Context: an optimization exercise on an open-source flow, tuned for a short achievable clock period and few clock cycles. The choices shown serve that exercise and are no tape-out recipe.
Function was checked by simulation only, so behaviour that the tests miss may differ from the original.
The series may have gaps, and a smaller design here may also do less where the tests do not look.
No activity file was given, so power comes from the tool's default toggle rates.

==> flow/run.sh <==
#!/bin/bash
# synth_recipe.tcl (not shown) runs the flow's synth.tcl, then flattens the netlist and writes it again
# the make line also repeats each setting of config.mk as NAME=value (left out here)
make -C /OpenROAD-flow-scripts/flow DESIGN_CONFIG=/design/flow/config.mk WORK_HOME=/design/flow/orfs CLKGATE_MAP_FILE= SYNTH_SCRIPT=/design/flow/synth_recipe.tcl finish
==> flow/config.mk <==
export PLATFORM = sky130hd
export DESIGN_NAME = microprocessor
export DESIGN_NICKNAME = microprocessor
export VERILOG_FILES = /design/flow/design.v
export SDC_FILE = /design/flow/constraint.sdc
export NUM_CORES = 4
export LEC_CHECK = 0
export CAP_MARGIN = 20
export CORE_MARGIN = 2
export CORE_UTILIZATION = 40
export PLACE_DENSITY = 0.6
export SLEW_MARGIN = 20
==> flow/constraint.sdc <==
create_clock -name core_clock -period 10.0 [get_ports {clk}]
set_input_delay 2.0000 -clock core_clock [delete_from_list [all_inputs] [get_ports {clk}]]
set_output_delay 2.0000 -clock core_clock [all_outputs]
set_load 0.01 [all_outputs]
==> flow/design.v <==
`timescale 1ns / 1ps
module microprocessor(
    input  wire        clk,
    input  wire        rst,
    output wire [4:0]  pc,
    input  wire [27:0] inst,
    output wire [4:0]  ram_addr,
    output wire [7:0]  ram_wdata,
    output wire        ram_we,
    input  wire [7:0]  ram_rdata,
    input  wire [4:0]  dbg_addr,
    output wire [7:0]  dbg_data,
    output reg         halted
);
reg [27:0] ir;
reg        irv;      
reg [4:0]  irpc;     
reg [3:0]  flag;
reg [7:0]  R [0:31];
wire [3:0] op = ir[27:24];
wire [4:0] fa = ir[20:16];
wire [4:0] fb = ir[12:8];
wire [4:0] fc = ir[4:0];
wire [7:0] imm = ir[15:8];
wire is_mov  = (op == 4'b0000);
wire is_ldi  = (op == 4'b0001);
wire is_st   = (op == 4'b0010);
wire is_ildi = (op == 4'b0011);
wire is_br   = (op[3:2] == 2'b01);
wire is_load = (op == 4'b1110);
wire is_end  = (op == 4'b1111);
wire is_alu  = op[3] & ~(op[2] & op[1]);
wire [7:0] ra = R[fa];
wire [7:0] rb = R[fb];
reg [7:0] res;
reg [3:0] fl;
wire [8:0] sum  = {1'b0, ra} + {1'b0, rb};
wire [8:0] diff = {1'b0, ra} - {1'b0, rb};
wire big = |rb[7:3];                     
wire [2:0] sa = rb[2:0];
wire [2:0] sm1 = rb[2:0] - 3'd1;
always @(*) begin
    case (op[2:0])
        3'd0: begin res = sum[7:0];  fl = sum[8]  ? 4'b0001 : {1'b0, ~|sum[7:0], 2'b00}; end
        3'd1: begin res = diff[7:0]; fl = diff[8] ? 4'b0010 : {1'b0, ~|diff[7:0], 2'b00}; end
        3'd2: begin res = ra & rb;   fl = {1'b0, ~|(ra & rb), 2'b00}; end
        3'd3: begin res = ra | rb;   fl = {1'b0, ~|(ra | rb), 2'b00}; end
        3'd4: begin
            res = big ? 8'd0 : (ra << sa);
            fl = {3'b000, ((rb == 8'd8) | (~big & (sa != 3'd0))) & ra[3'd7 - sm1]};
        end
        default: begin
            res = big ? 8'd0 : (ra >> sa);
            fl = {((rb == 8'd8) | (~big & (sa != 3'd0))) & ra[sm1], 3'b000};
        end
    endcase
end
reg        we;
reg [4:0]  wa;
reg [7:0]  wd;
always @(*) begin
    we = 1'b0; wa = fb; wd = ra;
    if (irv) begin
        if (is_mov)  begin we = 1'b1; wa = fb;      wd = ra; end
        if (is_ldi)  begin we = 1'b1; wa = fa;      wd = imm; end
        if (is_ildi) begin we = 1'b1; wa = ra[4:0]; wd = imm; end
        if (is_load) begin we = 1'b1; wa = fb;      wd = ram_rdata; end
        if (is_alu)  begin we = 1'b1; wa = fc;      wd = res; end
    end
end
genvar g;
generate
    for (g = 0; g < 32; g = g + 1) begin : rf
        always @(posedge clk) begin
            if (rst)
                R[g] <= 8'd0;
            else if (we && wa == g)
                R[g] <= wd;
        end
    end
endgenerate
always @(posedge clk) begin
    if (rst)
        flag <= 4'd0;
    else if (irv && is_alu)
        flag <= fl;
end
assign pc = !irv ? 5'd0 : is_br ? (flag[op[1:0]] ? fa : fb) : irpc + 5'd1;
always @(posedge clk) begin
    if (rst) begin
        irv <= 1'b0;
        halted <= 1'b0;
        ir <= 28'd0;
        irpc <= 5'd0;
    end else if (!halted) begin
        if (irv && is_end) begin
            halted <= 1'b1;
        end else begin
            ir <= inst;
            irpc <= pc;
            irv <= 1'b1;
        end
    end
end
assign ram_we = irv & is_st & ~halted;
assign ram_addr = is_load ? fa : fb;
assign ram_wdata = ra;
assign dbg_data = R[dbg_addr];
endmodule
Run 1, wires at chosen ports, followed through buffers:
(3 px per um)
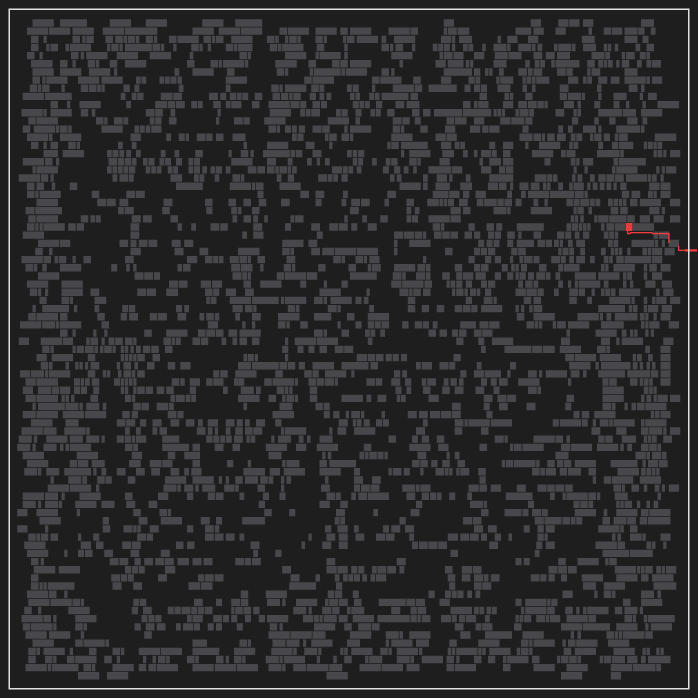
`ram_we` -> red  # direction output, end cells 1, buffers 1, wire 23.9 um

Run 1, the clock tree on the layout:
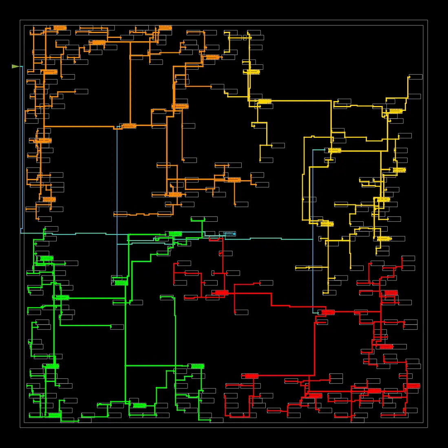
Inserted Clock Buffers: 36
H-tree depth: 2
root buf cell: clkbuf_16
sequential cells: 289

Run 1, routed metal, one color a layer:
(2 px per um) Only two layers are drawn.
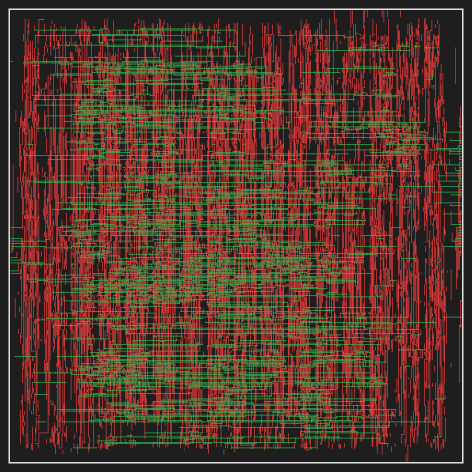
metal 3 -> green  # wire length 18600 um
metal 2 -> red  # wire length 48.9 mm
GRT Util Overall: 48.7%
Post-Route WL: 128000 um
DR WL/cell: 40.3 um
vias: 23778

Run 1, M1 wires:
(2 px per um)
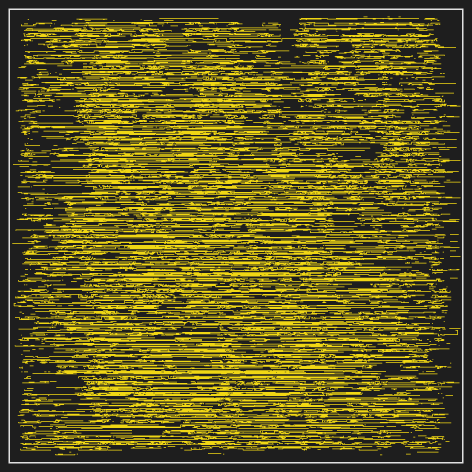
wire length on this layer = 47.8 mm
longest straight run = 87.4 um
main direction = horizontal

==> run 1: how the worst min path moves through the flow <==
stage | endpoint | depth (start not counted)
after global placement | flag[3] | 2
after floorplan | flag[3] | 2
after CTS | flag[3] | 2
after detailed placement | flag[3] | 2
after global routing | flag[3] | 2
final | flag[3] | 2
==> run 1: per-layer routing <==
| metal | up-vias | global-route usage (%) | routed length, um |
|---|---|---|---|
| met5 | - | 1.76 | 110 |
| met4 | 10 | 35.3 | 12100 |
| met3 | 705 | 19.3 | 18600 |
| met2 | 2191 | 67.3 | 48900 |
| met1 | 11373 | 60.6 | 47800 |
| li1 | 9499 | - | - |
==> run 1: worst max-delay path, delay by kind of cell <==
kind | cells | cell delay [ps]
compound gates | 2 | 430
buf+inv | 3 | 1580
simple gates | 3 | 1460
==> run 1: cells in the mapped netlist, types with 54 or more instances <==
cell	number
a211oi_1	189
mux2i_1	55
buf_2	86
nand4_1	65
dfxtp_1	289
nand2_1	124
a21oi_1	87
nand3_1	153
a22o_1	63
nor2_1	381
and3_1	82
a221oi_1	63
clkbuf_1	110
a211oi_2	54
==> run 1: sequential cells by signal, indices dropped and copies added, names as in the netlist <==
name and cells:
irv 1, halted 1, R 256, irpc 5, ir 22, flag 4
==> results.py, run 1 <==
metrics = {
    "hold_path": {
        "hold_start": "flag[3]",
        "holdCritPathClass": "reg2reg",
    },
    "synth": {
        "yosys-top-cells-area": "dfxtp_1 29%, nor2_1 7.3%, a211oi_1 7.2%, nand3_1 3.9%, a211oi_2 3.4%",
        "ys_seq_area_share_pct": 29.3,
        "synthAdderAreaFrac_pct": 1.92,
        "ys_seq_elements": 289,
        "synth_area_mm2": 0.0197,
        "postSynthCellCount": 2485,
        "ys.warnings.count": 2,
        "synth_edf_count": 0,
        "synth_compound_area_share_pct": 31.1,
        "avgSynthCellArea_um2": 7.93,
        "yosysTopAreaCell": "dfxtp_1",
        "synth_cell_type_count": 98,
        "synthesis.nets": 2557,
        "synth_top_family_by_area": "compound AO/OA/AOI/OAI gates",
    },
    "detailed_routing": {
        "vias_per_cell": 7.51,
        "drt-initial-drc-count": 4246,
        "ant_nets": 0,
        "dr.pass1.iters": 9,
    },
    "global_routing": {
        "grt_max_degree": 123,
        "grt_pass1_vias": 21535,
    },
    "die": {
        "nWellTaps": 664,
        "num_rows": 81,
        "ios": 71,
        "initial_core_util_pct": 40.4,
        "dieArea_mm2": 0.0511,
        "die_w_um": 226,
    },
    "power": {
        "clock_power_mw": 1.34,
        "p_seq_share_pct": 37.8,
        "comb-power_mw": 0.674,
        "leakagePower_nw": 7.51,
        "powerDensity_mw_per_mm2": 145,
        "maxPowerGroup": "clock",
        "ir_drop_mv": 0.131,
        "combinationalPowerShare_pct": 20.8,
        "swShare_pct": 34.3,
        "power_mw": 3.24,
        "pg_seq_mw": 1.22,
        "p_int_mw": 2.13,
    },
    "worst_setup_path": {
        "arrival_ps": 5490,
        "crit_chain": "clkdlybuf4s50_1 > or3b_2 > nor2_1 > buf_4 > a221oi_1 > nand4_1 > o22a_1 > clkdlybuf4s50_1",
        "endpoint": "dbg_data[0]",
        "slowest_delay_ps": 770,
        "r2r_end": "R[25][4]",
        "cp-startpoint": "dbg_addr[0]",
        "reg2reg_from": "ir[19]",
        "endpoint_kind": "output pin",
        "start_kind": "primary input",
        "required_ps": 8000,
        "reg2regPathDepth": 17,
        "crit_type": "in2out",
        "slowest_stage": "nor2_1",
    },
    "finish": {
        "multiInputGateArea_mm2": 0.0128,
        "clockNetworkAreaShare_pct": 5.19,
        "multi_input_area_share_pct": 57.1,
        "layout_commonest_cell": "nor2_1",
        "nNonClkBuffers": 194,
        "drive_gt1_share_pct": 13.8,
        "register_area_mm2": 0.00580,
        "n_fill_cell": 4888,
        "areaGrowthSynthToFinish_pct": 13.5,
        "layout.nonclk_buf_share_pct": 7.37,
        "antenna_cells": 5,
        "design_area_mm2": 0.0224,
        "seq_share_pct": 25.9,
        "most-common-layout-cells": "369 x nor2_1, 279 x dfxtp_1, 189 x a211oi_1, 153 x nand3_1, 128 x buf_4",
    },
    "sta": {
        "min_period_ps": 7490,
        "fin_ws_ps": 2510,
        "period_share_pct": 74.9,
        "fin_tns_setup_ps": 0,
        "report.final.slew_viol_count": 0,
        "hold-worst-slack_ps": 457,
        "fmax_ghz": 0.134,
        "finalHoldViolCount": 0,
        "tightest_slew_ps": 1410,
        "fin_skew_ps": 46.0,
    },
    "clock_network": {
        "clk_latency_ps": 600,
        "path_clk_slew_ps": 60,
        "cts_tree": "done",
        "cts.sinks": 289,
        "cts_resized": 0,
        "cts_buffer_depth": 3,
    },
    "placed_design": {
        "post-place-ws_ps": 2770,
        "place_congestion": 1.09,
        "placedCellCount": 3099,
        "dpl_cell_area_mm2": 0.0212,
    },
    "status": {
        "status": "timing/DRC/antenna clean",
    },
    "job": {
        "maxCapViolCount": 0,
    },
}
Testbench counts for the RTL of run 1, summed over its fixed seeds: cycles 22,344.
## Run 2: what changed since run 1
--- a/flow/config.mk
+++ b/flow/config.mk
@@ -7,6 +7,7 @@
 export LEC_CHECK = 0
 export CAP_MARGIN = 20
 export CORE_MARGIN = 2
-export CORE_UTILIZATION = 40
-export PLACE_DENSITY = 0.6
+export CORE_UTILIZATION = 25
+export PLACE_DENSITY = 0.45
+export SETUP_SLACK_MARGIN = 5
 export SLEW_MARGIN = 20
Run 2, wires at chosen ports, followed through buffers:
(3 px per um)
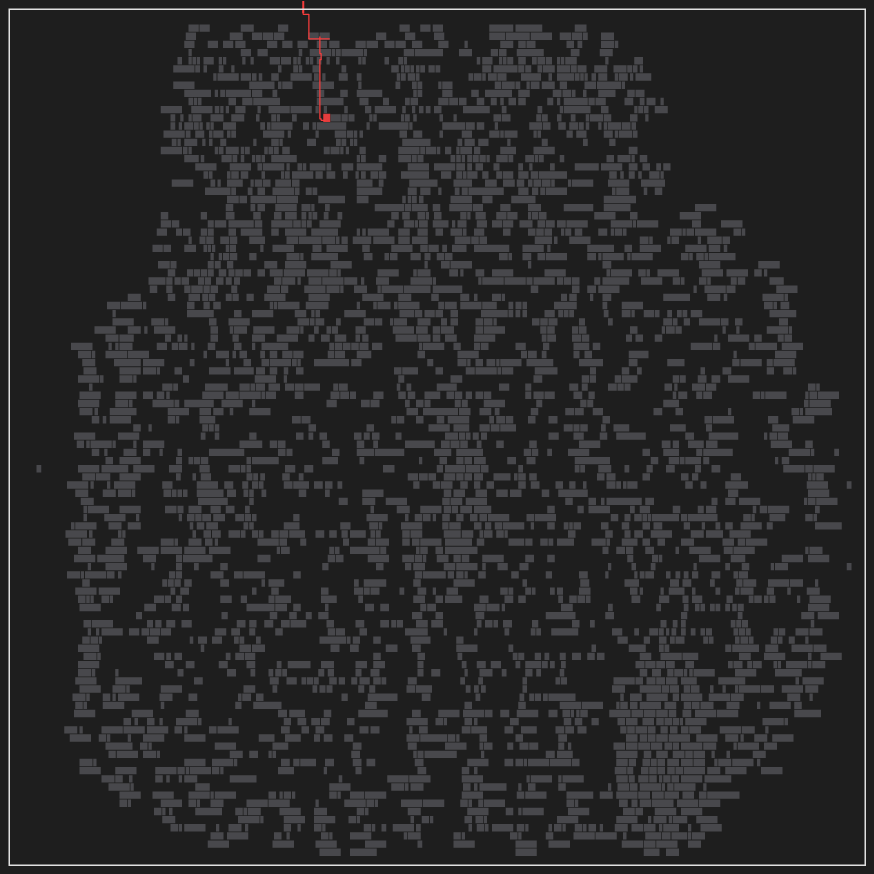
`ram_we` -> red  # direction output, end cells 1, buffers 1, wire 48.7 um

Run 2, the clock tree on the layout:
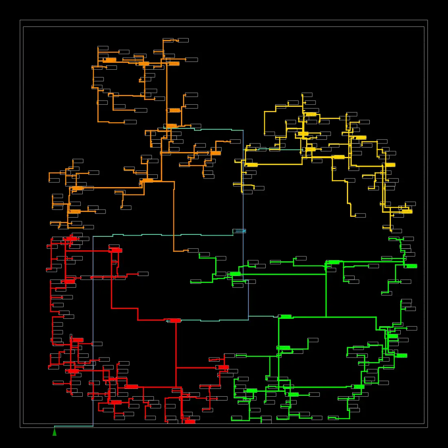
Inserted Clock Buffers: 38
clk sinks: 289

==> run 2 against run 1 <==
  * Still clean on timing, DRC and antenna
  * Register-to-register slack improved by 2200 ps
  * Setup slack gained 1600 ps
  * Via count grew 4.0%
  * Synthesized cell count did not move
  * Clock-buffer cell count rose by 3
  * Area after synthesis stayed put
  * Critical path depth up 2
  * Sequential share of layout area down 5.1 points
  * Maximum frequency up 27%
  * Die area is 59% higher
  * Combinational power grew 44%
  * Cell count increased by 19%
  * Highest routed layer unchanged
==> results.py, run 2 <==
metrics = {
    "detailed_routing": {
        "postRouteWirelength_um": 150000,
        "drt-initial-drc-count": 3477,
        "wl_met1_um": 59000,
        "route.detailed.drc": 0,
        "wire_per_inst_um": 39.5,
        "dr.pass1.iters": 7,
        "wl_met3_um": 18800,
        "wl_met2_um": 59500,
        "num_vias": 24732,
        "top_layer": "met5",
        "ant_nets": 0,
        "vias_per_cell": 6.54,
    },
    "die": {
        "initial_core_util_pct": 25.4,
        "num_rows": 102,
        "die_w_um": 285,
        "fp.dieH_um": 285,
        "ios": 71,
        "core_area_mm2": 0.0777,
        "dieArea_mm2": 0.0811,
    },
    "finish": {
        "drive_gt1_share_pct": 30.9,
        "most-common-layout-cells": "323 x nor2_1, 279 x dfxtp_1, 230 x buf_4, 152 x nand3_1, 125 x a211oi_1",
        "layout_commonest_cell": "nor2_1",
        "multiInputGateArea_mm2": 0.0145,
        "final_core_util_pct": 36.0,
        "n_fill_cell": 7926,
        "register_area_mm2": 0.00582,
        "max_flop_register": "R",
        "nNetsFinal": 2786,
        "largest_register_ffs": 256,
        "design_area_mm2": 0.0280,
        "areaGrowthSynthToFinish_pct": 41.9,
        "final_cells": 3782,
        "largestRegisters": "R x256, ir x22, irpc x5",
    },
    "synth": {
        "async_flop_share_pct": 0,
        "synth_flop_cell": "dfxtp_1",
        "ys.warnings.count": 2,
        "synth_edf_count": 0,
        "ys_seq_elements": 289,
        "ys_seq_area_share_pct": 29.3,
        "synth_cell_type_count": 98,
        "synth.most_common_cell": "nor2_1",
        "yosys-top-cells-area": "dfxtp_1 29%, nor2_1 7.3%, a211oi_1 7.2%, nand3_1 3.9%, a211oi_2 3.4%",
        "avgSynthCellArea_um2": 7.93,
        "synth_top_area_share_pct": 29.3,
        "synth_area_mm2": 0.0197,
        "postSynthCellCount": 2485,
        "yosysTopAreaCell": "dfxtp_1",
        "synthesis.nets": 2557,
        "synth_common_cells": "381 x nor2_1, 289 x dfxtp_1, 189 x a211oi_1, 153 x nand3_1, 124 x nand2_1",
    },
    "global_routing": {
        "grtUsageTotal_pct": 35.0,
        "grt_pass1_vias": 22724,
        "met2_usage_pct": 49.4,
        "use_met3_pct": 12.2,
        "use_met1_pct": 45.0,
        "busiest_layer": "met2",
        "grt_pass1_wl_um": 198000,
        "grt_max_degree": 182,
        "grt-ovfl-total": 0,
        "antenna_found_initial": 9,
    },
    "worst_setup_path": {
        "crit_family": "buffers and inverters",
        "cp_max_fo": 8,
        "arrival_ps": 3880,
        "reg2regPathDepth": 25,
        "start_kind": "primary input",
        "slowest_delay_ps": 300,
        "r2r_end": "R[0][6]",
        "endpoint_kind": "output pin",
        "crit_top_cell": "buf_4",
        "crit_type": "in2out",
        "cp_num_cells": 10,
        "endpoint": "dbg_data[7]",
        "cp-startpoint": "dbg_addr[1]",
        "r2r_setup_slack_ps": 4980,
        "reg2reg_from": "ir[17]",
        "required_ps": 8000,
        "crit_buf_inv": 4,
        "slowest_stage": "buf_4",
        "crit_chain": "buf_8 > nand3b_1 > buf_4 > nor2_4 > buf_4 > a22oi_1 > nand4_1 > nor3_4 > a21oi_4 > buf_2",
    },
    "clock_network": {
        "path_clk_slew_ps": 60,
        "cts_buffer_depth": 3,
        "cts_tree": "done",
        "htreeDepth": 2,
        "clock-root-buffer": "clkbuf_16",
        "clk_latency_ps": 600,
    },
    "sta": {
        "fin_ws_ps": 4120,
        "period_share_pct": 58.8,
        "hold-worst-slack_ps": 458,
        "setup_viol": 0,
        "min_period_ps": 5880,
        "tightest_slew_ps": 1140,
        "rsz0062_at_grt": "yes",
        "slew_headroom_pct": 24.3,
        "fin_skew_ps": 54.5,
        "fin_tns_setup_ps": 0,
        "report.final.slew_viol_count": 0,
        "fmax_ghz": 0.170,
        "finalHoldViolCount": 0,
    },
    "hold_path": {
        "holdPathStages": 2,
        "holdCritPathClass": "reg2reg",
        "hold_start": "ir[0]",
        "hold_path_end": "ir[0]",
    },
    "placed_design": {
        "dp_hpwl_um": 93600,
        "portBuffers": 64,
        "dpl_cell_area_mm2": 0.0218,
        "placedCellCount": 3469,
        "place_congestion": 1.05,
        "post-place-ws_ps": 2760,
    },
    "power": {
        "leakagePower_nw": 9.73,
        "ir_drop_mv": 0.0956,
        "power_mw": 3.67,
        "powerDensity_mw_per_mm2": 131,
    },
    "status": {
        "status": "timing/DRC/antenna clean",
    },
    "job": {
        "maxCapViolCount": 0,
    },
}
Run 2, routed metal, one color a layer:
(2 px per um) Only two layers are drawn.
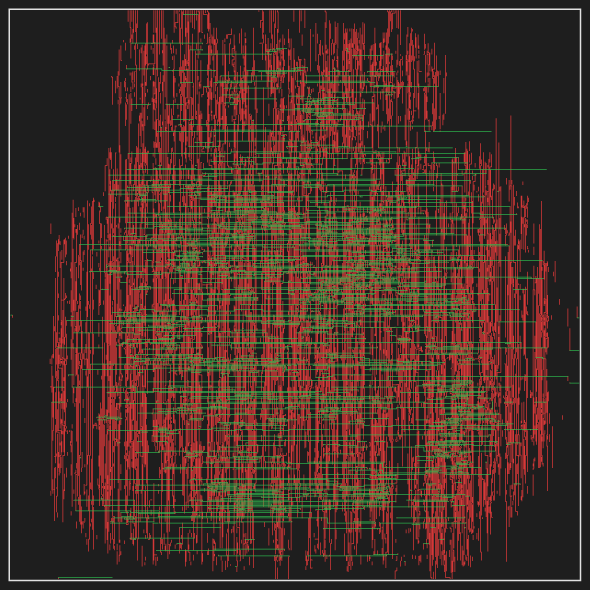
metal 2 -> red  # wire length 59.5 mm
metal 3 -> green  # wire length 18800 um

Run 2, M1 wires:
(1.5 px per um)
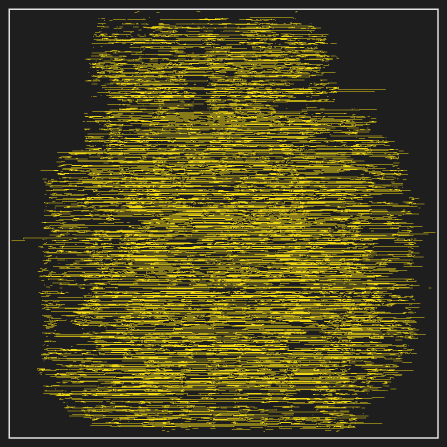
share of all routed wire = 39%
nets with wire on the layer = 2642
wire length on this layer = 59.0 mm

==> run 2: power breakdown <==
part | switching (mW) | leakage, nW | total (mW) | internal (mW)
Sequential | 0.0475 | 2.34 | 1.22 | 1.17
Clock | 0.593 | 0.642 | 1.47 | 0.882
Combinational | 0.606 | 6.74 | 0.970 | 0.364
==> run 2: cell families after synthesis <==
family	synth area share [%]
DFF	29.3
and+or+nand+nor	26.2
buffers and inverters	6.62
xor gates and xnor gates	0.711
muxes	4.11
adders and majority gates	1.92
AOI/OAI and AO/OA	31.1
==> run 2: final cells by class <==
| cell class | count | share of cell area (%) |
|---|---|---|
| timing repair buffer | 430 | 17.4 |
| timing repair inverter | 1 | 0.0268 |
| clock inverter | 15 | 0.711 |
| inverter | 41 | 0.631 |
| tap | 1040 | 4.65 |
| clock buffer | 50 | 3.96 |
| antenna | 3 | 0.0268 |
| sequential | 289 | 20.8 |
| multi-input combinational | 1913 | 51.8 |
==> run 2: timing repair <==
action / in CTS / in global routing
pin swaps: 86 / 79
gates cloned: 15 / 5
gates resized for setup: 388 / 164
setup endpoints to repair: 287 / 239
hold endpoints to repair: 0 / 0
buffers inserted: 177 / 48
hold buffers: 0 / 0
==> run 3: a larger rewrite; changed files in full <==
==> flow/design.v <==
`timescale 1ns / 1ps
module microprocessor(
    input  wire        clk,
    input  wire        rst,
    output wire [4:0]  pc,
    input  wire [27:0] inst,
    output wire [4:0]  ram_addr,
    output wire [7:0]  ram_wdata,
    output wire        ram_we,
    input  wire [7:0]  ram_rdata,
    input  wire [4:0]  dbg_addr,
    output wire [7:0]  dbg_data,
    output reg         halted
);
localparam W = 4;
reg [27:0] icache [0:31];
reg [31:0] ivalid;
reg [4:0]  fp;
assign pc = fp;
reg [7:0]  R [0:31];
reg [3:0]  flag;
reg [4:0]  xpc [0:W-1];      
reg        st_pend;
reg [4:0]  st_addr;
reg [7:0]  st_data;
reg [27:0] iw   [0:W-1];
reg        iv   [0:W-1];
reg [3:0]  op   [0:W-1];
reg [4:0]  fa   [0:W-1];
reg [4:0]  fb   [0:W-1];
reg [4:0]  fc   [0:W-1];
reg [7:0]  imm  [0:W-1];
reg        is_mov [0:W-1], is_ldi [0:W-1], is_st [0:W-1], is_ildi [0:W-1], is_br [0:W-1],
           is_load [0:W-1], is_end [0:W-1], is_alu [0:W-1];
reg        rd_a [0:W-1], rd_b [0:W-1];    
reg        blk  [0:W-1];                  
reg        fwd  [0:W-1];                  
reg        wr   [0:W-1];
reg [4:0]  wa   [0:W-1];
reg [7:0]  wv   [0:W-1];                  
reg [7:0]  va   [0:W-1], vb [0:W-1];      
reg        jn [0:W-1];
reg [7:0]  res  [0:W-1];
reg [3:0]  fl   [0:W-1];
reg [3:0]  fe   [0:W-1];                  
reg        ok;
integer k, j;
function [11:0] alu;    
    input [2:0] o;
    input [7:0] a, b;
    reg [8:0] s;
    reg [7:0] r;
    reg [3:0] f;
    reg big, one8;
    reg [2:0] sm1;
    begin
        big = |b[7:3];
        one8 = (b == 8'd8) | (~big & (b[2:0] != 3'd0));    
        sm1 = b[2:0] - 3'd1;
        case (o)
            3'd0: begin s = {1'b0, a} + {1'b0, b}; r = s[7:0]; f = s[8] ? 4'b0001 : {1'b0, ~|r, 2'b00}; end
            3'd1: begin s = {1'b0, a} - {1'b0, b}; r = s[7:0]; f = s[8] ? 4'b0010 : {1'b0, ~|r, 2'b00}; end
            3'd2: begin r = a & b; f = {1'b0, ~|r, 2'b00}; end
            3'd3: begin r = a | b; f = {1'b0, ~|r, 2'b00}; end
            3'd4: begin r = big ? 8'd0 : (a << b[2:0]); f = {3'b000, one8 & a[3'd7 - sm1]}; end
            default: begin r = big ? 8'd0 : (a >> b[2:0]); f = {one8 & a[sm1], 3'b000}; end
        endcase
        alu = {f, r};
    end
endfunction
always @(*) begin
    for (k = 0; k < W; k = k + 1) begin
        iw[k] = icache[xpc[k]];
        iv[k] = ivalid[xpc[k]];
        op[k] = iw[k][27:24];
        fa[k] = iw[k][20:16];
        fb[k] = iw[k][12:8];
        fc[k] = iw[k][4:0];
        imm[k] = iw[k][15:8];
        is_mov[k]  = (op[k] == 4'b0000);
        is_ldi[k]  = (op[k] == 4'b0001);
        is_st[k]   = (op[k] == 4'b0010);
        is_ildi[k] = (op[k] == 4'b0011);
        is_br[k]   = (op[k][3:2] == 2'b01);
        is_load[k] = (op[k] == 4'b1110);
        is_end[k]  = (op[k] == 4'b1111);
        is_alu[k]  = op[k][3] & ~(op[k][2] & op[k][1]);
        rd_a[k] = is_mov[k] | is_st[k] | is_ildi[k] | is_alu[k];
        rd_b[k] = is_alu[k];
        blk[k]  = is_alu[k] | is_load[k];
        fwd[k]  = is_mov[k] | is_ldi[k] | is_ildi[k];
        wr[k]   = is_mov[k] | is_ldi[k] | is_ildi[k] | is_load[k] | is_alu[k];
        va[k] = R[fa[k]];
        vb[k] = R[fb[k]];
        for (j = 0; j < k; j = j + 1) begin
            if (fwd[j] && wa[j] == fa[k]) va[k] = wv[j];
            if (fwd[j] && wa[j] == fb[k]) vb[k] = wv[j];
        end
        {fl[k], res[k]} = alu(op[k][2:0], va[k], vb[k]);
        wa[k] = is_ldi[k] ? fa[k] : is_ildi[k] ? va[k][4:0] : is_alu[k] ? fc[k] : fb[k];
        wv[k] = is_mov[k] ? va[k] : is_load[k] ? ram_rdata : is_alu[k] ? res[k] : imm[k];
        fe[k] = flag;
        for (j = 0; j < k; j = j + 1)
            if (is_alu[j]) fe[k] = fl[j];
        if (k == 0) begin
            jn[k] = iv[k] & ~halted & ~(is_load[k] & st_pend);
        end else begin
            ok = iv[k] & ~is_st[k] & ~is_load[k] & ~is_ildi[k] & ~is_br[k-1] & ~is_end[k-1];
            for (j = 0; j < k; j = j + 1) begin
                if (blk[j] && rd_a[k] && wa[j] == fa[k]) ok = 1'b0;
                if (blk[j] && rd_b[k] && wa[j] == fb[k]) ok = 1'b0;
                if (is_st[j] && is_end[k]) ok = 1'b0;
            end
            jn[k] = jn[k-1] & ok;
        end
    end
end
reg [4:0] npc;
reg       any_alu, any_end;
reg [3:0] nflag;
always @(*) begin
    npc = xpc[0];
    any_alu = 1'b0; any_end = 1'b0; nflag = flag;
    for (k = 0; k < W; k = k + 1) begin
        if (jn[k]) begin
            npc = is_br[k] ? (fe[k][op[k][1:0]] ? fa[k] : fb[k]) : xpc[0] + k + 1;
            if (is_alu[k]) nflag = fl[k];
            if (is_end[k]) any_end = 1'b1;
        end
    end
end
genvar g;
generate
    for (g = 0; g < 32; g = g + 1) begin : rf
        always @(posedge clk) begin : wr_g
            integer s;
            if (rst)
                R[g] <= 8'd0;
            else
                for (s = 0; s < W; s = s + 1)
                    if (jn[s] && wr[s] && wa[s] == g)
                        R[g] <= wv[s];
        end
    end
endgenerate
always @(posedge clk) begin
    if (rst) begin
        ivalid <= 32'd0;
        fp <= 5'd0;
    end else begin
        icache[fp] <= inst;
        ivalid[fp] <= 1'b1;
        fp <= (!iv[0] && fp != xpc[0]) ? xpc[0] : fp + 5'd1;
    end
end
always @(posedge clk) begin : ctl
    integer s;
    if (rst) begin
        for (s = 0; s < W; s = s + 1) xpc[s] <= s;
        flag <= 4'd0;
        halted <= 1'b0;
        st_pend <= 1'b0;
    end else begin
        for (s = 0; s < W; s = s + 1) xpc[s] <= npc + s;
        flag <= nflag;
        if (any_end) halted <= 1'b1;
        st_pend <= jn[0] & is_st[0];
    end
    st_addr <= fb[0];
    st_data <= va[0];
end
assign ram_we = st_pend;
assign ram_wdata = st_data;
assign ram_addr = st_pend ? st_addr : fa[0];
assign dbg_data = R[dbg_addr];
endmodule
==> flow/config.mk <==
export PLATFORM = sky130hd
export DESIGN_NAME = microprocessor
export DESIGN_NICKNAME = microprocessor
export VERILOG_FILES = /design/flow/design.v
export SDC_FILE = /design/flow/constraint.sdc
export NUM_CORES = 4
export LEC_CHECK = 0
export CAP_MARGIN = 20
export CORE_MARGIN = 2
export CORE_UTILIZATION = 40
export PLACE_DENSITY = 0.6
export SLEW_MARGIN = 20
==> run 3 against run 2 <==
  * The run now fails in global routing (5_1_grt)
  * Area after synthesis grew to 4.9 times the previous value
  * Synthesized cell count grew to 4.1 times the previous value
==> results.py, run 3 <==
metrics = {
    "placed_design": {
        "dp_hpwl_um": 628000,
        "portBuffers": 64,
        "placedCellCount": 16179,
        "place_congestion": 1.41,
    },
    "die": {
        "initial_core_util_pct": 40.2,
        "die_w_um": 496,
        "num_rows": 180,
        "fp.dieH_um": 496,
        "ios": 71,
    },
    "synth": {
        "synth_compound_area_share_pct": 22.6,
        "avgSynthCellArea_um2": 9.60,
        "yosys-top-cells-area": "edfxtp_1 22%, mux4_2 18%, dfxtp_1 6.8%, mux2i_1 5.6%, a221oi_1 3.4%",
        "ys_seq_elements": 1034,
        "synth_top_area_share_pct": 21.9,
        "synth_cell_type_count": 124,
        "synth_edf_count": 704,
        "postSynthCellCount": 10078,
        "synth_flop_cell": "edfxtp_1",
        "ys_seq_area_share_pct": 28.7,
        "synthAdderAreaFrac_pct": 1.72,
        "synth.most_common_cell": "nor2_1",
        "yosysTopAreaCell": "edfxtp_1",
        "synthesis.nets": 10249,
        "synth_common_cells": "876 x nor2_1, 826 x nand2_1, 784 x mux4_2, 704 x edfxtp_1, 635 x clkbuf_1",
        "synth_area_mm2": 0.0967,
        "ys.warnings.count": 31,
        "async_flop_share_pct": 0,
        "synth_xor_area_share_pct": 0.951,
        "synthSimpleGateAreaFrac_pct": 15.2,
        "post_synth_mux_area_share_pct": 25.4,
        "synth_top_family_by_area": "multiplexers",
    },
    "status": {
        "status": "did not finish",
        "stop_error": "[ERROR GRT-0116] Global routing finished with congestion. Check the congestion regions in the DRC Viewer.",
        "failed_stage": "global routing (5_1_grt)",
    },
    "global_routing": {
        "grt_pass1_vias": 147164,
        "grt_pass1_wl_um": 1440000,
        "grtUsageTotal_pct": 82.8,
        "grt_max_degree": 126,
        "grt-ovfl-total": 1335,
    },
    "clock_network": {
        "ctsHoldBuffers": 0,
        "cts_buffer_depth": 3,
        "cts_resized": 452,
        "clock-root-buffer": "clkbuf_16",
        "cts_buffers": 118,
        "cts.sinks": 1034,
        "htreeDepth": 3,
        "postCtsSetupBuffers": 144,
    },
}
Testbench counts for the RTL of run 3, summed over its fixed seeds: cycles 10,431.
run 3: power by group through the flow:
| stage | Combinational (mW) | Clock (mW) | Sequential [mW] |
|---|---|---|---|
| after floorplan | 21.1 | 0 | 5.01 |
| after global placement | 48.1 | 0 | 5.35 |
| after detailed placement | 48.3 | 0 | 5.37 |
| after CTS | 51.5 | 4.74 | 5.29 |
run 3: through the flow:
step | hold WS (ps) | cell area (um^2) | worst slack, ps | utilization, %
after floorplan | 481 | 97900 | -1200 | -
after global placement | 498 | 131000 | -3660 | 54.5
after detailed placement | 520 | 131000 | -3500 | 54.5
after CTS | 552 | 139000 | -2380 | 57.7
run 3: routing by layer:
| layer | GRT usage, % | GRT overflow |
|---|---|---|
| met5 | 44.8 | 14 |
| met2 | 94.1 | 660 |
| met4 | 80.3 | 472 |
| met1 | 83.5 | 75 |
| met3 | 73.6 | 114 |
run 3: worst max-delay path by stage:
stage / start / to / slack, ps / cells past startpoint
3_3_place_gp: xpc[0][1] / R[4][7] / -3660 / 63
4_1_cts: xpc[0][1] / R[30][6] / -2380 / 68
2_1_floorplan: xpc[0][1] / R[10][7] / -1200 / 69
3_5_place_dp: xpc[0][0] / R[4][7] / -3500 / 65
--- run 4 (changed files replaced; the others as in run 3) ---
==> flow/design.v <==
`timescale 1ns / 1ps
module microprocessor(
    input  wire        clk,
    input  wire        rst,
    output wire [4:0]  pc,
    input  wire [27:0] inst,
    output wire [4:0]  ram_addr,
    output wire [7:0]  ram_wdata,
    output wire        ram_we,
    input  wire [7:0]  ram_rdata,
    input  wire [4:0]  dbg_addr,
    output wire [7:0]  dbg_data,
    output reg         halted
);
localparam W = 6;
localparam EW = 3 + 8 + 5 + 5 + 9;
wire [3:0] d_op = inst[27:24];
wire d_mov  = (d_op == 4'b0000);
wire d_ldi  = (d_op == 4'b0001);
wire d_st   = (d_op == 4'b0010);
wire d_ildi = (d_op == 4'b0011);
wire d_br   = (d_op[3:2] == 2'b01);
wire d_load = (d_op == 4'b1110);
wire d_end  = (d_op == 4'b1111);
wire d_alu  = d_op[3] & ~(d_op[2] & d_op[1]);
wire d_wr   = d_mov | d_ldi | d_load | d_alu;
wire [4:0] d_wa = d_ldi ? inst[20:16] : d_alu ? inst[4:0] : inst[12:8];
wire [EW-1:0] d_entry = {d_op[2:0], inst[15:8], inst[20:16], d_wa,
                         d_wr, d_end, d_load, d_br, d_ildi, d_st, d_ldi, d_mov, d_alu};
reg [EW-1:0] icache [0:31];
reg [31:0]   ivalid;
reg [4:0]    fp;
assign pc = fp;
reg [7:0]  R [0:31];
reg [3:0]  flag;
reg        p_v    [0:W-1];    
reg        p_alu  [0:W-1], p_mov [0:W-1], p_ldi [0:W-1], p_ildi [0:W-1], p_load [0:W-1],
           p_st   [0:W-1], p_br  [0:W-1], p_end [0:W-1];
reg        p_we   [0:W-1];    
reg [4:0]  p_wa   [0:W-1];    
reg [2:0]  p_aop  [0:W-1];
reg [7:0]  p_imm  [0:W-1];
reg [4:0]  p_fa   [0:W-1];
reg [7:0]  p_va   [0:W-1], p_vb [0:W-1];
reg        p_ml   [0:W-1];    
reg [2:0]  p_ms   [0:W-1];
reg [7:0]  res  [0:W-1];
reg [3:0]  fl   [0:W-1];
reg [7:0]  lv   [0:W-1];
reg [7:0]  wd   [0:W-1];      
reg        wen  [0:W-1];
reg        tk;                
reg        redir;             
reg [4:0]  rtgt;
reg        x_end, x_alu, lsel;
reg [3:0]  nflag;
integer t, u;
function cout8;
    input [7:0] a, b;
    reg [7:0] g, p;
    reg [3:0] g2, p2;
    reg [1:0] g4, p4;
    integer q;
    begin
        g = a & b; p = a | b;
        for (q = 0; q < 4; q = q + 1) begin
            g2[q] = g[2*q+1] | (p[2*q+1] & g[2*q]);
            p2[q] = p[2*q+1] & p[2*q];
        end
        for (q = 0; q < 2; q = q + 1) begin
            g4[q] = g2[2*q+1] | (p2[2*q+1] & g2[2*q]);
            p4[q] = p2[2*q+1] & p2[2*q];
        end
        cout8 = g4[1] | (p4[1] & g4[0]);
    end
endfunction
function [11:0] alu;
    input [2:0] o;
    input [7:0] a, b;
    reg [7:0] r;
    reg big, one8, c, bw, zadd, zsub, zand, zor, bl, br;
    reg [2:0] sm1;
    begin
        big = |b[7:3];
        one8 = (b == 8'd8) | (~big & (b[2:0] != 3'd0));    
        sm1 = b[2:0] - 3'd1;
        c = cout8(a, b);
        bw = cout8(~a, b);                                  
        zadd = ((a ^ b) == {a[6:0] | b[6:0], 1'b0});        
        zsub = (a == b);
        zand = ~|(a & b);
        zor  = ~|(a | b);
        bl = one8 & a[3'd7 - sm1];
        br = one8 & a[sm1];
        case (o)
            3'd0: r = a + b;
            3'd1: r = a - b;
            3'd2: r = a & b;
            3'd3: r = a | b;
            3'd4: r = big ? 8'd0 : (a << b[2:0]);
            default: r = big ? 8'd0 : (a >> b[2:0]);
        endcase
        alu[11] = (o == 3'd5) & br;
        alu[10] = ((o == 3'd0) & ~c & zadd) | ((o == 3'd1) & ~bw & zsub) |
                  ((o == 3'd2) & zand) | ((o == 3'd3) & zor);
        alu[9]  = (o == 3'd1) & bw;
        alu[8]  = ((o == 3'd0) & c) | ((o == 3'd4) & bl);
        alu[7:0] = r;
    end
endfunction
always @(*) begin
    for (t = 0; t < W; t = t + 1) begin
        {fl[t], res[t]} = alu(p_aop[t], p_va[t], p_vb[t]);
        lv[t] = p_load[t] ? ram_rdata : res[t];
    end
    for (t = 0; t < W; t = t + 1) begin
        wd[t] = p_imm[t];
        if (p_mov[t]) begin
            wd[t] = p_va[t];
            for (u = 0; u < W; u = u + 1)
                if (p_ml[t] && p_ms[t] == u) wd[t] = lv[u];
        end
        if (p_load[t]) wd[t] = ram_rdata;
        if (p_alu[t])  wd[t] = res[t];
        wen[t] = p_v[t] & p_we[t];
    end
    tk = 1'b0; redir = 1'b0; rtgt = p_fa[0];
    for (t = 0; t < W; t = t + 1) begin
        if (p_v[t] && p_br[t]) begin
            tk = flag[p_aop[t][1:0]];
            for (u = 0; u < W; u = u + 1)
                if (u < t && p_alu[u]) tk = fl[u][p_aop[t][1:0]];
            redir = tk & (p_fa[t] != p_imm[t][4:0]);
            rtgt = p_fa[t];
        end
    end
    x_end = 1'b0; x_alu = 1'b0; nflag = 4'd0;
    for (t = 0; t < W; t = t + 1) begin
        if (p_v[t] && p_end[t]) x_end = 1'b1;
        if (p_v[t] && p_alu[t]) x_alu = 1'b1;
        lsel = p_v[t] & p_alu[t];
        for (u = 0; u < W; u = u + 1)
            if (u > t && p_v[u] && p_alu[u]) lsel = 1'b0;
        if (lsel) nflag = nflag | fl[t];
    end
    if (!x_alu) nflag = flag;
end
assign ram_we    = p_v[0] & p_st[0];
assign ram_addr  = p_load[0] ? p_fa[0] : p_imm[0][4:0];
assign ram_wdata = p_va[0];
genvar g;
generate
    for (g = 0; g < 32; g = g + 1) begin : rf
        reg [W-1:0] hit, sel;
        reg [7:0]   d;
        integer a, b;
        always @(*) begin
            for (a = 0; a < W; a = a + 1) hit[a] = wen[a] && p_wa[a] == g;
            d = 8'd0;
            for (a = 0; a < W; a = a + 1) begin
                sel[a] = hit[a];
                for (b = 0; b < W; b = b + 1)
                    if (b > a && hit[b]) sel[a] = 1'b0;
                if (sel[a]) d = d | wd[a];
            end
        end
        always @(posedge clk) begin
            if (rst)
                R[g] <= 8'd0;
            else if (|hit)
                R[g] <= d;
        end
    end
endgenerate
reg [4:0]  xpc  [0:W-1];      
reg [EW-1:0] e  [0:W-1];
reg        iv   [0:W-1];
reg [2:0]  aop  [0:W-1];
reg [4:0]  fa   [0:W-1];
reg [4:0]  fb   [0:W-1];
reg [7:0]  imm  [0:W-1];
reg [4:0]  wa   [0:W-1];
reg        wr   [0:W-1];
reg        is_mov [0:W-1], is_ldi [0:W-1], is_st [0:W-1], is_ildi [0:W-1], is_br [0:W-1],
           is_load [0:W-1], is_end [0:W-1], is_alu [0:W-1];
reg        late [0:W-1];                  
reg        mov2 [0:W-1];                  
reg [7:0]  rv_a [0:W-1], rv_b [0:W-1];    
reg [7:0]  va   [0:W-1], vb [0:W-1];      
reg        ml   [0:W-1];
reg [2:0]  ms   [0:W-1];
reg        ok   [0:W-1];
reg        jn   [0:W-1];
reg        last [0:W-1];
reg [4:0]  wad  [0:W-1];
reg        m_a [0:W-1][0:W-1], m_b [0:W-1][0:W-1];
reg        l_a [0:W-1][0:W-1], l_b [0:W-1][0:W-1];
reg        n_a [0:W-1], n_b [0:W-1];
reg        bad;
reg [W-1:0] h_a, h_b;
reg        s_a, s_b;
reg [7:0]  fw_a [0:W-1], fw_b [0:W-1];
reg [7:0]  ra0;
reg [4:0]  ildi_a;
integer k, j, i;
always @(*) begin
    for (k = 0; k < W; k = k + 1) begin
        e[k] = icache[xpc[k]];
        iv[k] = ivalid[xpc[k]];
        {aop[k], imm[k], fa[k], wa[k], wr[k], is_end[k], is_load[k], is_br[k], is_ildi[k],
         is_st[k], is_ldi[k], is_mov[k], is_alu[k]} = e[k];
        fb[k] = imm[k][4:0];
        late[k] = is_alu[k] | is_load[k];
    end
    for (k = 0; k < W; k = k + 1) begin
        for (j = 0; j < W; j = j + 1) begin
            m_a[j][k] = (j < k) && wr[j] && wa[j] == fa[k];
            m_b[j][k] = (j < k) && wr[j] && wa[j] == fb[k];
        end
        n_a[k] = 1'b1; n_b[k] = 1'b1;
        for (j = 0; j < W; j = j + 1) begin
            l_a[j][k] = m_a[j][k];
            l_b[j][k] = m_b[j][k];
            for (i = 0; i < W; i = i + 1)
                if (i > j) begin
                    if (m_a[i][k]) l_a[j][k] = 1'b0;
                    if (m_b[i][k]) l_b[j][k] = 1'b0;
                end
            if (m_a[j][k]) n_a[k] = 1'b0;
            if (m_b[j][k]) n_b[k] = 1'b0;
        end
        mov2[k] = is_mov[k] & n_a[k];
    end
    for (k = 0; k < W; k = k + 1) begin
        for (j = 0; j < W; j = j + 1) begin
            h_a[j] = wen[j] && p_wa[j] == fa[k];
            h_b[j] = wen[j] && p_wa[j] == fb[k];
        end
        fw_a[k] = (|h_a) ? 8'd0 : R[fa[k]];
        fw_b[k] = (|h_b) ? 8'd0 : R[fb[k]];
        for (j = 0; j < W; j = j + 1) begin
            s_a = h_a[j]; s_b = h_b[j];
            for (i = 0; i < W; i = i + 1)
                if (i > j) begin
                    if (h_a[i]) s_a = 1'b0;
                    if (h_b[i]) s_b = 1'b0;
                end
            if (s_a) fw_a[k] = fw_a[k] | wd[j];
            if (s_b) fw_b[k] = fw_b[k] | wd[j];
        end
    end
    ra0 = fw_a[0];
    ildi_a = ra0[4:0];
    rv_a[0] = ra0;
    rv_b[0] = fw_b[0];
    for (k = 1; k < W; k = k + 1) begin
        rv_a[k] = (is_ildi[0] && ildi_a == fa[k]) ? imm[0] : fw_a[k];
        rv_b[k] = (is_ildi[0] && ildi_a == fb[k]) ? imm[0] : fw_b[k];
    end
    for (k = 0; k < W; k = k + 1) begin
        va[k] = n_a[k] ? rv_a[k] : 8'd0;
        vb[k] = n_b[k] ? rv_b[k] : 8'd0;
        ml[k] = 1'b0; ms[k] = 3'd0;
        for (j = 0; j < W; j = j + 1) begin
            if (l_a[j][k]) va[k] = va[k] | (is_ldi[j] ? imm[j] : rv_a[j]);
            if (l_b[j][k]) vb[k] = vb[k] | (is_ldi[j] ? imm[j] : rv_a[j]);
            if (l_a[j][k] && late[j]) begin ml[k] = 1'b1; ms[k] = j; end
        end
        wad[k] = is_ildi[k] ? ildi_a : wa[k];
        if (k == 0) begin
            ok[k] = iv[k];
        end else begin
            bad = 1'b0;
            for (j = 0; j < W; j = j + 1) begin
                if (is_alu[k] && l_a[j][k] && (late[j] || (is_mov[j] && !mov2[j]))) bad = 1'b1;
                if (is_alu[k] && l_b[j][k] && (late[j] || (is_mov[j] && !mov2[j]))) bad = 1'b1;
                if (is_mov[k] && l_a[j][k] && is_mov[j] && !mov2[j]) bad = 1'b1;
            end
            ok[k] = iv[k] & ~is_st[k] & ~is_load[k] & ~is_ildi[k] & ~is_br[k-1] & ~is_end[k-1] & ~bad;
        end
        jn[k] = (k == 0) ? ok[0] : (jn[k-1] & ok[k]);
    end
    for (k = 0; k < W; k = k + 1)
        last[k] = jn[k] & ((k == W-1) ? 1'b1 : ~ok[(k+1) % W]);
end
reg [4:0] nxpc [0:W-1];
integer s, k2;
always @(*) begin
    for (s = 0; s < W; s = s + 1) begin
        nxpc[s] = jn[0] ? 5'd0 : xpc[s];
        for (k2 = 0; k2 < W; k2 = k2 + 1)
            if (last[k2])
                nxpc[s] = nxpc[s] | (is_br[k2] ? fb[k2] + s : xpc[0] + k2 + 1 + s);
    end
end
wire stop = halted | x_end;      
always @(posedge clk) begin
    if (rst) begin
        ivalid <= 32'd0;
        fp <= 5'd0;
    end else begin
        icache[fp] <= d_entry;
        ivalid[fp] <= 1'b1;
        fp <= (!iv[0] && fp != xpc[0]) ? xpc[0] : fp + 5'd1;
    end
end
always @(posedge clk) begin : ctl
    integer q;
    if (rst) begin
        for (q = 0; q < W; q = q + 1) begin
            xpc[q] <= q;
            p_v[q] <= 1'b0;
        end
        flag <= 4'd0;
        halted <= 1'b0;
    end else begin
        for (q = 0; q < W; q = q + 1) begin
            xpc[q] <= redir ? rtgt + q : nxpc[q];
            p_v[q] <= jn[q] & ~redir & ~stop;
        end
        flag <= nflag;
        if (x_end) halted <= 1'b1;
    end
    for (q = 0; q < W; q = q + 1) begin
        p_alu[q] <= is_alu[q]; p_mov[q] <= is_mov[q]; p_ldi[q] <= is_ldi[q];
        p_ildi[q] <= is_ildi[q]; p_load[q] <= is_load[q]; p_st[q] <= is_st[q];
        p_br[q] <= is_br[q]; p_end[q] <= is_end[q];
        p_we[q] <= wr[q] | is_ildi[q];
        p_wa[q] <= wad[q];
        p_aop[q] <= aop[q];
        p_imm[q] <= imm[q];
        p_fa[q] <= fa[q];
        p_va[q] <= va[q];
        p_vb[q] <= vb[q];
        p_ml[q] <= ml[q];
        p_ms[q] <= ms[q];
    end
end
assign dbg_data = R[dbg_addr];
endmodule
==> flow/config.mk <==
export PLATFORM = sky130hd
export DESIGN_NAME = microprocessor
export DESIGN_NICKNAME = microprocessor
export VERILOG_FILES = /design/flow/design.v
export SDC_FILE = /design/flow/constraint.sdc
export NUM_CORES = 4
export LEC_CHECK = 0
export CAP_MARGIN = 20
export CORE_MARGIN = 2
export CORE_UTILIZATION = 20
export MIN_ROUTING_LAYER = met2
export PLACE_DENSITY = 0.35
export SETUP_SLACK_MARGIN = 5
export SLEW_MARGIN = 20
==> run 4 against run 3 <==
  * The flow again stops in global routing (5_1_grt)
  * Synthesized cell count is 65% higher
  * Area after synthesis increased by 69%
==> results.py, run 4 <==
metrics = {
    "synth": {
        "yosys-top-cells-area": "mux4_2 22%, edfxtp_1 18%, dfxtp_1 7.4%, a221oi_1 3.9%, mux2i_1 3.9%",
        "ys_seq_area_share_pct": 25.0,
        "synth_xor_area_share_pct": 3.89,
        "synth_edf_count": 960,
        "synth_top_family_by_area": "multiplexers",
        "synth_common_cells": "1629 x mux4_2, 1287 x nor2_1, 1208 x clkbuf_1, 960 x edfxtp_1, 877 x nand2_1",
        "postSynthCellCount": 16642,
        "synth_cell_type_count": 126,
        "yosysTopAreaCell": "mux4_2",
        "ys.warnings.count": 63,
        "ys_seq_elements": 1566,
        "synth_compound_area_share_pct": 22.2,
        "synthAdderAreaFrac_pct": 2.14,
        "synth.most_common_cell": "mux4_2",
        "post_synth_mux_area_share_pct": 27.5,
        "synthSimpleGateAreaFrac_pct": 14.1,
        "synth_area_mm2": 0.164,
        "avgSynthCellArea_um2": 9.83,
        "synthesis.nets": 16957,
        "synth_flop_cell": "edfxtp_1",
        "async_flop_share_pct": 0,
        "synth_top_area_share_pct": 22.4,
    },
    "global_routing": {
        "grt_pass1_vias": 302333,
        "grt-ovfl-total": 3040,
        "grtUsageTotal_pct": 71.9,
        "grt_max_degree": 121,
        "grt_pass1_wl_um": 2670000,
    },
    "status": {
        "failed_stage": "global routing (5_1_grt)",
        "stop_error": "[ERROR GRT-0116] Global routing finished with congestion. Check the congestion regions in the DRC Viewer.",
        "status": "did not finish",
    },
    "placed_design": {
        "place_congestion": 1.28,
        "portBuffers": 64,
        "dpl_cell_area_mm2": 0.186,
        "placedCellCount": 27477,
        "dp_hpwl_um": 1160000,
    },
    "clock_network": {
        "postCtsSetupBuffers": 636,
        "cts.sinks": 1566,
        "cts_buffers": 218,
        "htreeDepth": 4,
        "cts_buffer_depth": 4,
        "cts_resized": 1996,
        "ctsHoldBuffers": 0,
        "clock-root-buffer": "clkbuf_16",
    },
    "die": {
        "initial_core_util_pct": 20.0,
        "die_w_um": 908,
        "fp.dieH_um": 908,
        "ios": 71,
        "num_rows": 332,
    },
}
Testbench counts for the RTL of run 4, summed over its fixed seeds: cycles 9,839.
[run 4: cell types whose count changed after synthesis, moves of 161 or more]
cell      change
dfxtp_1     +276
edfxtp_1    +256
nor2_1      +411
nand3_1     +205
mux4_2      +845
inv_1       +161
a22oi_1     +355
a21oi_1     +354
clkbuf_1    +573
a221oi_1    +350
xnor2_1     +491
nor3_1      +379
[run 4: worst max-delay path by stage]
stage                 endpoint  slack, ps  cells past startpoint
floorplan           p_vb[4][4]       4610                     14
global placement    p_vb[5][5]       1270                     16
detailed placement   xpc[0][0]       1490                     18
CTS                 p_va[5][5]       3850                     20
[run 4: through the flow]
| stage | util (%) | hold WS [ps] | setup slack, ps |
|---|---|---|---|
| after floorplan | - | 445 | 4610 |
| after global placement | 22.8 | 482 | 1270 |
| after detailed placement | 22.8 | 481 | 1490 |
| after CTS | 25.8 | 493 | 3850 |
[run 4: metal layers]
layer	track usage (%)	GRT overflow
met1	-	-
met2	75.4	564
met3	79.5	1725
met4	55.1	433
met5	59.4	318
[run 4: power by group through the flow]
stage	Sequential (mW)	Clock, mW	Combinational (mW)
floorplan	8.08	0	20.0
global placement	9.09	0	44.3
detailed placement	9.09	0	43.9
CTS	8.77	8.74	51.0

-- what the ideal ports hide --
How much do the figures lean on ideal ports? The routed layouts below were timed once more, with nothing changed but the port constraints.
Step 1 assumes that a clkbuf_16 drives the clock port and a buf_2 every other input.
Step 2, shift: input delay + t, output delay - t, t = (earliest + latest rising clock arrival at the registers) / 2. This alone moves slack from input paths to output paths.
Slacks: no drivers / after step 1 / after step 2; pairs: no drivers / after step 1.
run | shift t [ns] | setup slack, ns | latest minus earliest clock arrival (ns) | slew at the worst register clock pin (ns) | pins driven straight from the clock port
run 1 | 0.641 | 2.512 / 2.488 / 2.488 | 0.046 / 0.046 | 0.07 / 0.07 | 1
run 2 | 0.647 | 4.115 / 4.060 / 4.060 | 0.054 / 0.055 | 0.07 / 0.07 | 1
After both steps setup and hold are still met in every run listed. For run 2, which loses most, drivers alone change the setup slack by -0.055 ns; drivers and shift together by -0.055 ns.
